Context: an optimization exercise on an open-source flow, tuned for small area. The choices shown serve that exercise and are no tape-out recipe.
Only simulation tests tie the RTL to the original design; equivalence was not proved.

Fig. 1: routed clock nets over the placement
Drawn at 1 px/um.
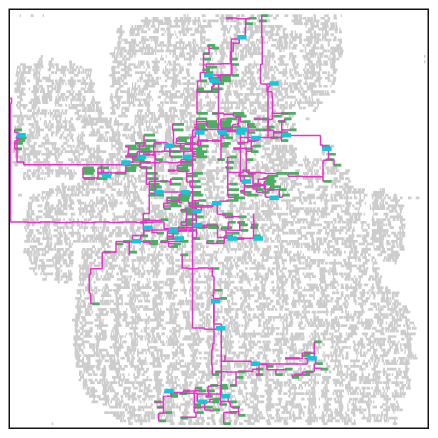
Fig. 2: the metal 1 layer
Drawn at 1 px/um. Supply wires on this layer in grey.
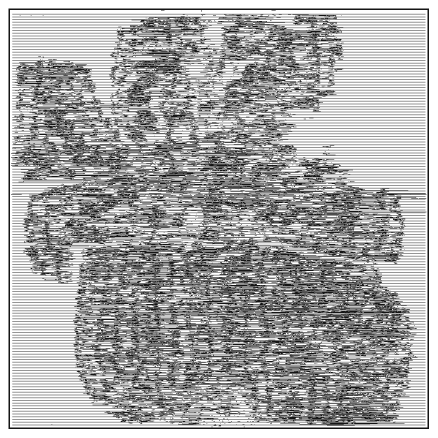
Fig. 3: path with the least slack
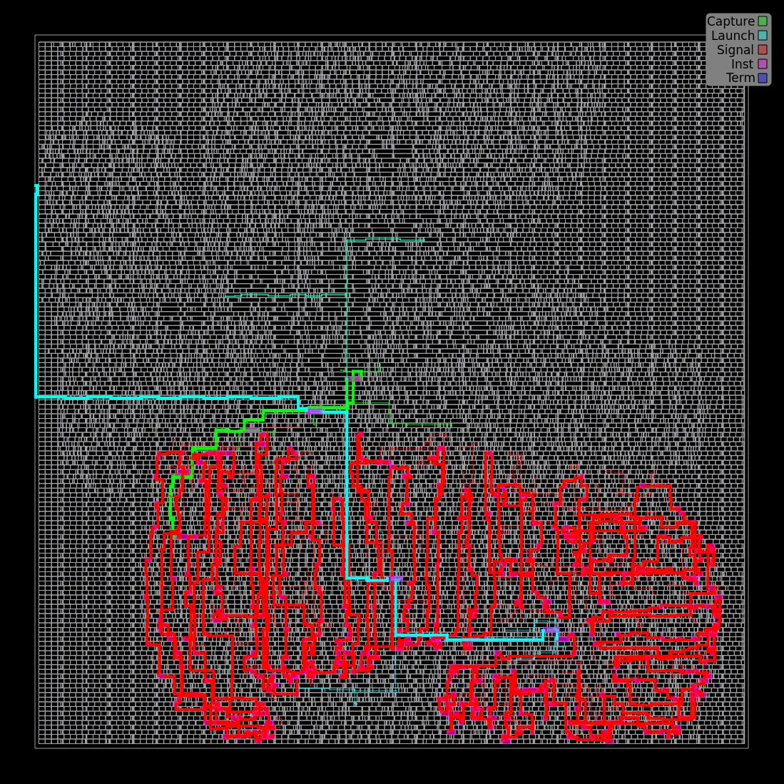
==> flow/design.v <==
`timescale 1ns / 1ps
module change(
input clk,
input [9:0] n,
output reg[7:0]s1,
output reg[7:0]s2,
output reg[7:0]s3
    );
parameter zero = 8'b11000000;  
parameter one = 8'b11111001;   
parameter two = 8'b10100100;   
parameter three = 8'b10110000; 
parameter four = 8'b10011001;  
parameter five = 8'b10010010;  
parameter six = 8'b10000010;   
parameter seven = 8'b11111000; 
parameter eight = 8'b10000000; 
parameter nine = 8'b10010000;  
always@(posedge clk)begin
    case(n/100)
         0: s1<=zero;
         1: s1<=one;
         2: s1<=two;
         3: s1<=three;
         4: s1<=four;
         5: s1<=five;
         6: s1<=six;
         7: s1<=seven;
         8: s1<=eight;
         9: s1<=nine;
    endcase
    case((n-(n/100)*100)/10)
         0: s2<=zero;
         1: s2<=one;
         2: s2<=two;
         3: s2<=three;
         4: s2<=four;
         5: s2<=five;
         6: s2<=six;
         7: s2<=seven;
         8: s2<=eight;
         9: s2<=nine;
    endcase
    case(n-(n/100)*100-((n-(n/100)*100)/10)*10)
         0: s3<=zero;
         1: s3<=one;
         2: s3<=two;
         3: s3<=three;
         4: s3<=four;
         5: s3<=five;
         6: s3<=six;
         7: s3<=seven;
         8: s3<=eight;
         9: s3<=nine;
        endcase
end
endmodule
`timescale 1ns / 1ps
module turn(
input clk,rst,sw,
input [0:0]next,
input [3:0]n,  
output [9:0] num, 
output reg signed [31:0] n1,
output reg signed [31:0] n2,
output reg signed [31:0] n3,
output reg[7:0] show1,
output reg[7:0]show2,
output reg[7:0]show3
    );
reg [2:0]state,next_state;
parameter zero = 8'b11000000;  
parameter one = 8'b11111001;   
parameter two = 8'b10100100;   
parameter three = 8'b10110000; 
parameter four = 8'b10011001;  
parameter five = 8'b10010010;  
parameter six = 8'b10000010;   
parameter seven = 8'b11111000; 
parameter eight = 8'b10000000; 
parameter nine = 8'b10010000;  
parameter none=8'b11110111;
parameter start=3'b000;
parameter bai=3'b000;
parameter shi=3'b010;
parameter ge=3'b011;
reg [0:0]o;
reg flag1;
reg flag2;
reg e;
always@(posedge clk)
 if(n==12)e<=1'b1;
 else e<=1'b0;
wire [0:0]flag_out;
assign flag_out = (!flag2) && flag1;
always@(posedge clk)begin
	if(rst==1)begin
		flag1 <= 1'b0;
		flag2 <= 1'b0;
	end
	else begin
		flag1 <= e;
		flag2 <= flag1 ;
	end
end
always@(posedge clk)
    if(rst)begin   
        state<=bai;
    end
    else
    if(flag_out&&sw)
              state<=next_state;
always@(posedge clk)
    if(rst) next_state<=bai;
    else
    if(sw)
    case(state)
        bai:
            next_state<=shi;
        shi:
            next_state<=ge;
        ge:
            next_state<=bai;
    endcase
assign
 num=100*n1+10*n2+n3;
always@(posedge clk)
        if(rst)
        begin 
                n1<=0;
                n2<=0;
                n3<=0;
        end
        else if(sw)begin
        case(state)
                    bai:if(n<=9)n1<=n;
                    shi:if(n<=9)n2<=n;
                    ge:if(n<=9)n3<=n;
                endcase
        end       
always@(posedge clk)
    if(rst)
    begin    
        show1<=none;
        show2<=none;
        show3<=none;
    end
    else if(sw)
    begin
        case(n1)
            0: show1<=zero;
            1: show1<=one;
            2: show1<=two;
            3: show1<=three;
            4: show1<=four;
            5: show1<=five;
            6: show1<=six;
            7: show1<=seven;
            8: show1<=eight;
            9: show1<=nine;
        endcase
        case(n2)
            0: show2<=zero;
            1: show2<=one;
            2: show2<=two;
            3: show2<=three;
            4: show2<=four;
            5: show2<=five;
            6: show2<=six;
            7: show2<=seven;
            8: show2<=eight;
            9: show2<=nine;
        endcase
        case(n3)
            0: show3<=zero;
            1: show3<=one;
            2: show3<=two;
            3: show3<=three;
            4: show3<=four;
            5: show3<=five;
            6: show3<=six;
            7: show3<=seven;
            8: show3<=eight;
            9: show3<=nine;
               endcase
    end  
endmodule
`timescale 1ns / 1ps
module manager(
input clk,rst,rstk,sw,
input [0:0]next,
input [3:0]n,
input [2:0]mode,
input [9:0]moneyget,
input [9:0]timeget,
input swm,
input [0:0]nextt,
output reg[9:0]initial_money,
output reg [9:0]per_money,
output reg[9:0]num_of_park,
output reg[9:0]initial_vipmoney,
output reg [9:0]averagetime,
output reg[63:0]show
    );  
    reg nextti;
integer sumofcar;
reg [9:0]totaltime; 
reg [9:0]totalmoney;  
parameter set=3'b000;   
parameter ok=3'b001; 
parameter fail=3'b010;
parameter simoney=3'b011; 
parameter spmoney=3'b100; 
parameter snopark=3'b101;
parameter svmoney=3'b110;
parameter satime=3'b111;
parameter set_initial_money=3'b001;  
parameter set_per_money=3'b010;  
parameter set_initial_vipmoney=3'b011;  
parameter empty_park=3'b100;  
parameter set_park=3'b101;  
parameter show_money=3'b110;   
parameter zero = 8'b11000000;  
parameter one = 8'b11111001;   
parameter two = 8'b10100100;   
parameter three = 8'b10110000;
parameter four = 8'b10011001;  
parameter five = 8'b10010010;  
parameter six = 8'b10000010;   
parameter seven = 8'b11111000; 
parameter eight = 8'b10000000; 
parameter nine = 8'b10010000;  
parameter _A = 8'b10001000;    
parameter _B = 8'b10000011;    
parameter _C = 8'b11000110;    
parameter _D = 8'b10100001;    
parameter _E = 8'b10000110;    
parameter _F = 8'b10001110;    
parameter _G = 8'b11000010;    
parameter _H = 8'b10001001;    
parameter _I = 8'b11110000;    
parameter _J = 8'b11110001;    
parameter _K = 8'b10001010;    
parameter _L = 8'b11000111;    
parameter _M = 8'b11001000;    
parameter _N = 8'b10101011;    
parameter _O = 8'b10100011;    
parameter _P = 8'b10001100;    
parameter _Q = 8'b10011000;    
parameter _R = 8'b11001110;    
parameter _S = 8'b10110110;    
parameter _T = 8'b10000111;    
parameter _U = 8'b11000001;    
parameter _V = 8'b11100011;   
parameter _W = 8'b10000001;    
parameter _X = 8'b10011011;    
parameter _Y = 8'b10010001;    
parameter _Z = 8'b10100101;    
reg swt;
wire [9:0]num;
wire [3:0]n1t;
wire [3:0]n2t;
wire [3:0]n3t;
wire [7:0]show1t;
wire [7:0]show2t;
wire [7:0]show3t;
reg [2:0]state;
reg [2:0]next_state;
wire[7:0]im1;
wire[7:0]im2;
wire[7:0]im3;
wire[7:0]pm1;
wire[7:0]pm2;
wire[7:0]pm3;
wire[7:0]vim1;
wire[7:0]vim2;
wire[7:0]vim3;
wire[7:0]np1;
wire[7:0]np2;
wire[7:0]np3;
wire[7:0]at1;
wire[7:0]at2;
wire[7:0]at3;
turn t(.clk(clk),.rst(rstk),.sw(swt),.next(nextt),.n(n),.num(num),.n1(n1t),.n2(n2t),.n3(n3t),.show1(show1t),.show2(show2t),.show3(show3t));
change im(.clk(clk),.n(initial_money),.s1(im1),.s2(im2),.s3(im3));
change pm(.clk(clk),.n(per_money),.s1(pm1),.s2(pm2),.s3(pm3));
change vim(.clk(clk),.n(initial_vipmoney),.s1(vim1),.s2(vim2),.s3(vim3));
change np(.clk(clk),.n(num_of_park),.s1(np1),.s2(np2),.s3(np3));
change at(.clk(clk),.n(averagetime),.s1(at1),.s2(at2),.s3(at3));
reg e;
reg flag1;
reg flag2;
wire [0:0]flag_out;
always@(posedge clk)
 if(n==10)e<=1'b1;
 else e<=1'b0;
assign flag_out = (!flag2) && flag1;
always@(posedge clk)begin
	if(rst==1)begin
		flag1 <= 1'b0;
		flag2 <= 1'b0;
	end
	else begin
		flag1 <= e;
		flag2 <= flag1 ;
	end
end
reg flag11;
reg flag22;
wire [0:0]flag_out1;
assign flag_out1 = (!flag22) && flag11;
always@(posedge clk)begin
	if(rst==1)begin
		flag11 <= 1'b0;
		flag22 <= 1'b0;
	end
	else begin
		flag11 <= next;
		flag22 <= flag11 ;
	end
end
always@(posedge clk)    
      if(rst)
         begin
       if(mode==show_money)
            begin
               state<=simoney;
            end
            else begin 
              state<=set;
            end
       end
      else begin
         if(flag_out)begin
            state<=next_state;          
         end
      end
always@(posedge clk)
  if(rst)begin
  initial_money<=9;
          per_money<=5;        
          initial_vipmoney<=8;
          swt<=1'b1;
          num_of_park<=8;
          show<={8'b11111111,_M,_A,_N,_A,_G,_E,_R};    
end
  else 
  if(sw)begin    if(state==ok||state==fail)begin case(state)
   ok:
                                               show<={8'b11111111,_S,_U,_C,_C,_E,_S,_S};
                                           fail:
                                               show<={24'b11111111_11111111_11111111,_E,_R,_R,_O,_R};
                                               endcase
  end
  else if(sw)
                     case(mode)
                         set_initial_money:begin
                             show<={one,32'b11111111_11111111_11111111_11111111,show1t,show2t,show3t};
                             if(next&&num<20)
                             initial_money<=num;
                         end
                         set_per_money:begin
                             show<={two,32'b11111111_11111111_11111111_11111111,show1t,show2t,show3t}; 
                             if(next&&num<20)
                             per_money<=num;
                         end  
                         set_initial_vipmoney:begin
                             show<={three,32'b11111111_11111111_11111111_11111111,show1t,show2t,show3t}; 
                             if(next&&num<20)
                             initial_vipmoney<=num;
                         end
                         empty_park:
                             show<={four,16'b11111111_11111111,_E,_M,_P,_T,_Y}; 
                         set_park:begin
                             show<={five,32'b11111111_11111111_11111111_11111111,show1t,show2t,show3t};
                             if(next&&num<20)
                             num_of_park<=num;
                             end
                         show_money:
                               case(state)
                                          simoney:
                                              show<={one,one,one,16'b11111111_11111111,im1,im2,im3};
                                          spmoney:
                                              show<={two,two,two,16'b11111111_11111111,pm1,pm2,pm3}; 
                                          snopark:
                                              show<={three,three,three,16'b11111111_11111111,np1,np2,np3};
                                          svmoney:
                                              show<={four,four,four,16'b11111111_11111111,vim1,vim2,vim3};
                                          satime: 
                                              show<={seven,seven,seven,16'b11111111_11111111,at1,at2,at3};
                                          default:
                                          show<={one,one,one,16'b11111111_11111111,im1,im2,im3};
                                              endcase
                     endcase    
end
always@(posedge clk)      
    if(rst) next_state<=set;
    else
    begin
                   if(state==ok||state==fail)begin
                   next_state<=set;
                   end
                   else
                        case(mode)
                            set_initial_money:
                             if(num<20)
                                   next_state<=ok;
                                   else  next_state<=fail;
                            set_per_money:
                          if(num<20)
                                   next_state<=ok;
                              else  next_state<=fail;
                            set_initial_vipmoney:
                              if(num<20)
                                   next_state<=ok;
                                   else  next_state<=fail;
                            set_park:
                              if(num<20)
                                   next_state<=ok;
                                 else  next_state<=fail;
                            empty_park:
                                 next_state<=ok;
                            show_money:
                            case(state)
                            simoney:
                                 next_state<=spmoney;
                            spmoney:
                                 next_state<=snopark;
                            snopark:
                                 next_state<=svmoney;
                            svmoney:
                                 next_state<=satime;
                            default:
                                 next_state<= simoney;
                             endcase
                        endcase
                    end
always@(posedge clk)
  if(rst)begin
      totaltime<=0;
      totalmoney<=0;
      sumofcar<=0;
      averagetime<=0;
  end
  else if(swm)begin
      totaltime<=totaltime+timeget;
      totalmoney<=totalmoney+moneyget;
      sumofcar<=sumofcar+1;
      averagetime<=(sumofcar==0) ? 10'd0 : totaltime/sumofcar;
  end
endmodule
==> flow/run.sh <==
#!/bin/bash
# synth_recipe.tcl (not shown) runs the flow's synth.tcl, then flattens the netlist and writes it again
# the make line also repeats each setting of config.mk as NAME=value (left out here)
make -C /OpenROAD-flow-scripts/flow DESIGN_CONFIG=/design/flow/config.mk WORK_HOME=/design/flow/orfs CLKGATE_MAP_FILE= SYNTH_SCRIPT=/design/flow/synth_recipe.tcl finish
==> flow/config.mk <==
export PLATFORM = sky130hd
export DESIGN_NAME = manager
export DESIGN_NICKNAME = manager
export VERILOG_FILES = /design/flow/design.v
export SDC_FILE = /design/flow/constraint.sdc
export NUM_CORES = 4
export LEC_CHECK = 0
export CAP_MARGIN = 20
export CORE_MARGIN = 2
export CORE_UTILIZATION = 40
export SLEW_MARGIN = 20
==> flow/constraint.sdc <==
create_clock -name core_clock -period 120.0 [get_ports {clk}]
set_input_delay 24.0000 -clock core_clock [delete_from_list [all_inputs] [get_ports {clk}]]
set_output_delay 24.0000 -clock core_clock [all_outputs]
set_load 0.01 [all_outputs]
==> results.cfg <==
[status]
status = timing/DRC/antenna clean

[sta]
fin_hold_ws_ns = 0.438
worstMarginPinSlew_ns = 1.23
fmax_mhz = 10.8
hold_violations = 0
setup_viol = 0
min_period_over_period_pct = 77.1
slew_headroom_pct = 16.0
rsz0062_at_grt = no

[clock_tree]
path_clk_slew_ns = 0.07
cts_root_buf = clkbuf_16
hold_buffers = 0
clock_sinks = 293
cts.path.max_buffers = 3
cts_tree = built
htree_levels = 2
cts_buffers = 37

[detailed_routing]
ant_nets = 0
drt_iter0_drc = 5511
wl_um = 218000
dr.pass1.iters = 9
wl_per_cell_um = 18.9
dr_total_vias = 69100

[global_routing]
grt_pass1_wl_um = 345000
grt_pass1_vias = 64400
grt_max_degree = 77

[worst_setup_path]
cp.required_ns = 120.42
cp-endpoint = averagetime[0]
r2r-end = averagetime[0]
worstSetupStartpointType = flip-flop
cp.depth = 373
cp_top_family = compound AO/OA/AOI/OAI gates
path_class = flip-flop to flip-flop
crit_buf_inv = 20
startpoint = sumofcar[13]
cpMaxStageDelayCell = a211oi_2
max_stage_delay_ns = 0.71
cp_common_cell = o21a_1
r2r_start = sumofcar[13]

[worst_hold_path]
holdPathEnd = t.flag1
hold_start = t.e
min_path_type = flip-flop to flip-flop
min_path_cells = 1

[logic_synthesis]
synthCells = 9250
synth_top_area_share_pct = 20.8
yosysSeqAreaShare_pct = 10.2
synth_warnings = 6
synthMuxAreaShare_pct = 4.70
synthTopCellsByArea = ha_1 21%, dfxtp_1 5.4%, nor2_1 5.3%, xnor2_1 5.1%, a21oi_1 4.9%
syn-cell-area_um2 = 68400
synth-xor-area-share_pct = 7.91
synthFlopType = dfxtp_1
synth_top_family_by_area = compound AO/OA/AOI/OAI gates
syn_area_per_cell_um2 = 7.40
synth_compound_gate_area_share_pct = 28.5
synth_largest_area_cell = ha_1

[layout]
antenna_cells = 3
fill_cells = 17200
nNonClkBuffers = 218
drive_gt1_share_pct = 5.94
seq_share_pct = 9.47
nNonClkInverters = 499
dominant_cells = multi-input gates
nClkBuffers = 42
layout.nonclk_buf_share_pct = 2.66
final_nets = 10500
multi_input_area_um2 = 58600
mostFrequentLayoutCells = 1136 x ha_1, 963 x nor2_1, 760 x nand2_1
seq_area_um2 = 6950

[placed_design]
port_buffers = 127
gp_congestion = 0.958

[floorplanning]
rows = 151
dieHeight_um = 418
die_area_um2 = 174000
tap-cell-count = 2218
die_w_um = 418
-- Fig. 1 (at the start) --
Magenta is clock wires, length 4980 um. Cyan is clock drivers, count 37. Green is flip-flops, count 293.
There are 38 routed clock nets.
clock latency (worst-skew pair): 0.61 ns
Clock Skews: 0.0418 ns

-- Fig. 2 (at the start) --
The wires run mostly horizontal. The longest straight run is 76.8 um. The layer carries 99.4 mm of wire. The layer holds 46% of the routed length. 10073 nets have wire on it.

-- Fig. 3 (at the start) --
Tmin final: 92.57 ns
post-route insts no fill: 11500
fin util: 43.2%

## sequential cells by signal, summed over array words and instances (netlist names), 10 cells and up
register,cells
averagetime,10
initial_money,10
initial_vipmoney,10
num_of_park,10
per_money,10
show,47
sumofcar,32
totaltime,10
## cells in the mapped netlist, drive strengths merged, types with 86 or more instances
master and instances:
nand2 763, nand3 217, nor2 966, nor4 88, nor3 399, and2 98, nand2b 120, o21ai 562
clkbuf 236, mux2 138, a31oi 117, o21a 288, edfxtp 108, nor2b 124, or3 102, inv 486
xnor2 399, ha 1136, a21o 210, a21oi 671, xor2 209, o31ai 86, mux2i 117, o21bai 97
dfxtp 185
## metal layers
layer  wire length [um]  GRT usage (%)  vias up
met5                 13              0        -
met1              99400           31.9    32500
met3              10400           1.96      309
li1                   -              -    34400
met4               9670           9.96        2
met2              98500           39.5     1818

## port drivers added, routing unchanged
No port has a modelled driver above. Below, the same layout with a new extraction and two added sets of constraints. Step 1, drivers: a clkbuf_16 drives clk and a buf_2 each remaining input, both assumed. Step 2 adds t to the input delays and takes it off the output delays; t is the mean of the earliest and latest rising clock arrival at the registers after step 1. Input paths then give back, and output paths get back, about the clock's delay inside the block. a / b / c = ideal / step 1 / step 2; a / b = the first two.
shift t [ns]: 0.649
slack for setup (ns): 27.427 / 27.427 / 27.427
worst hold slack (ns): 0.438 / 0.438 / 0.438
worst setup path after step 2: register to register
cell pins on the clock port's net: 1
After both steps setup and hold are still met in this run. The setup slack of this run moves by 0.000 ns with the drivers and by 0.000 ns with both steps.
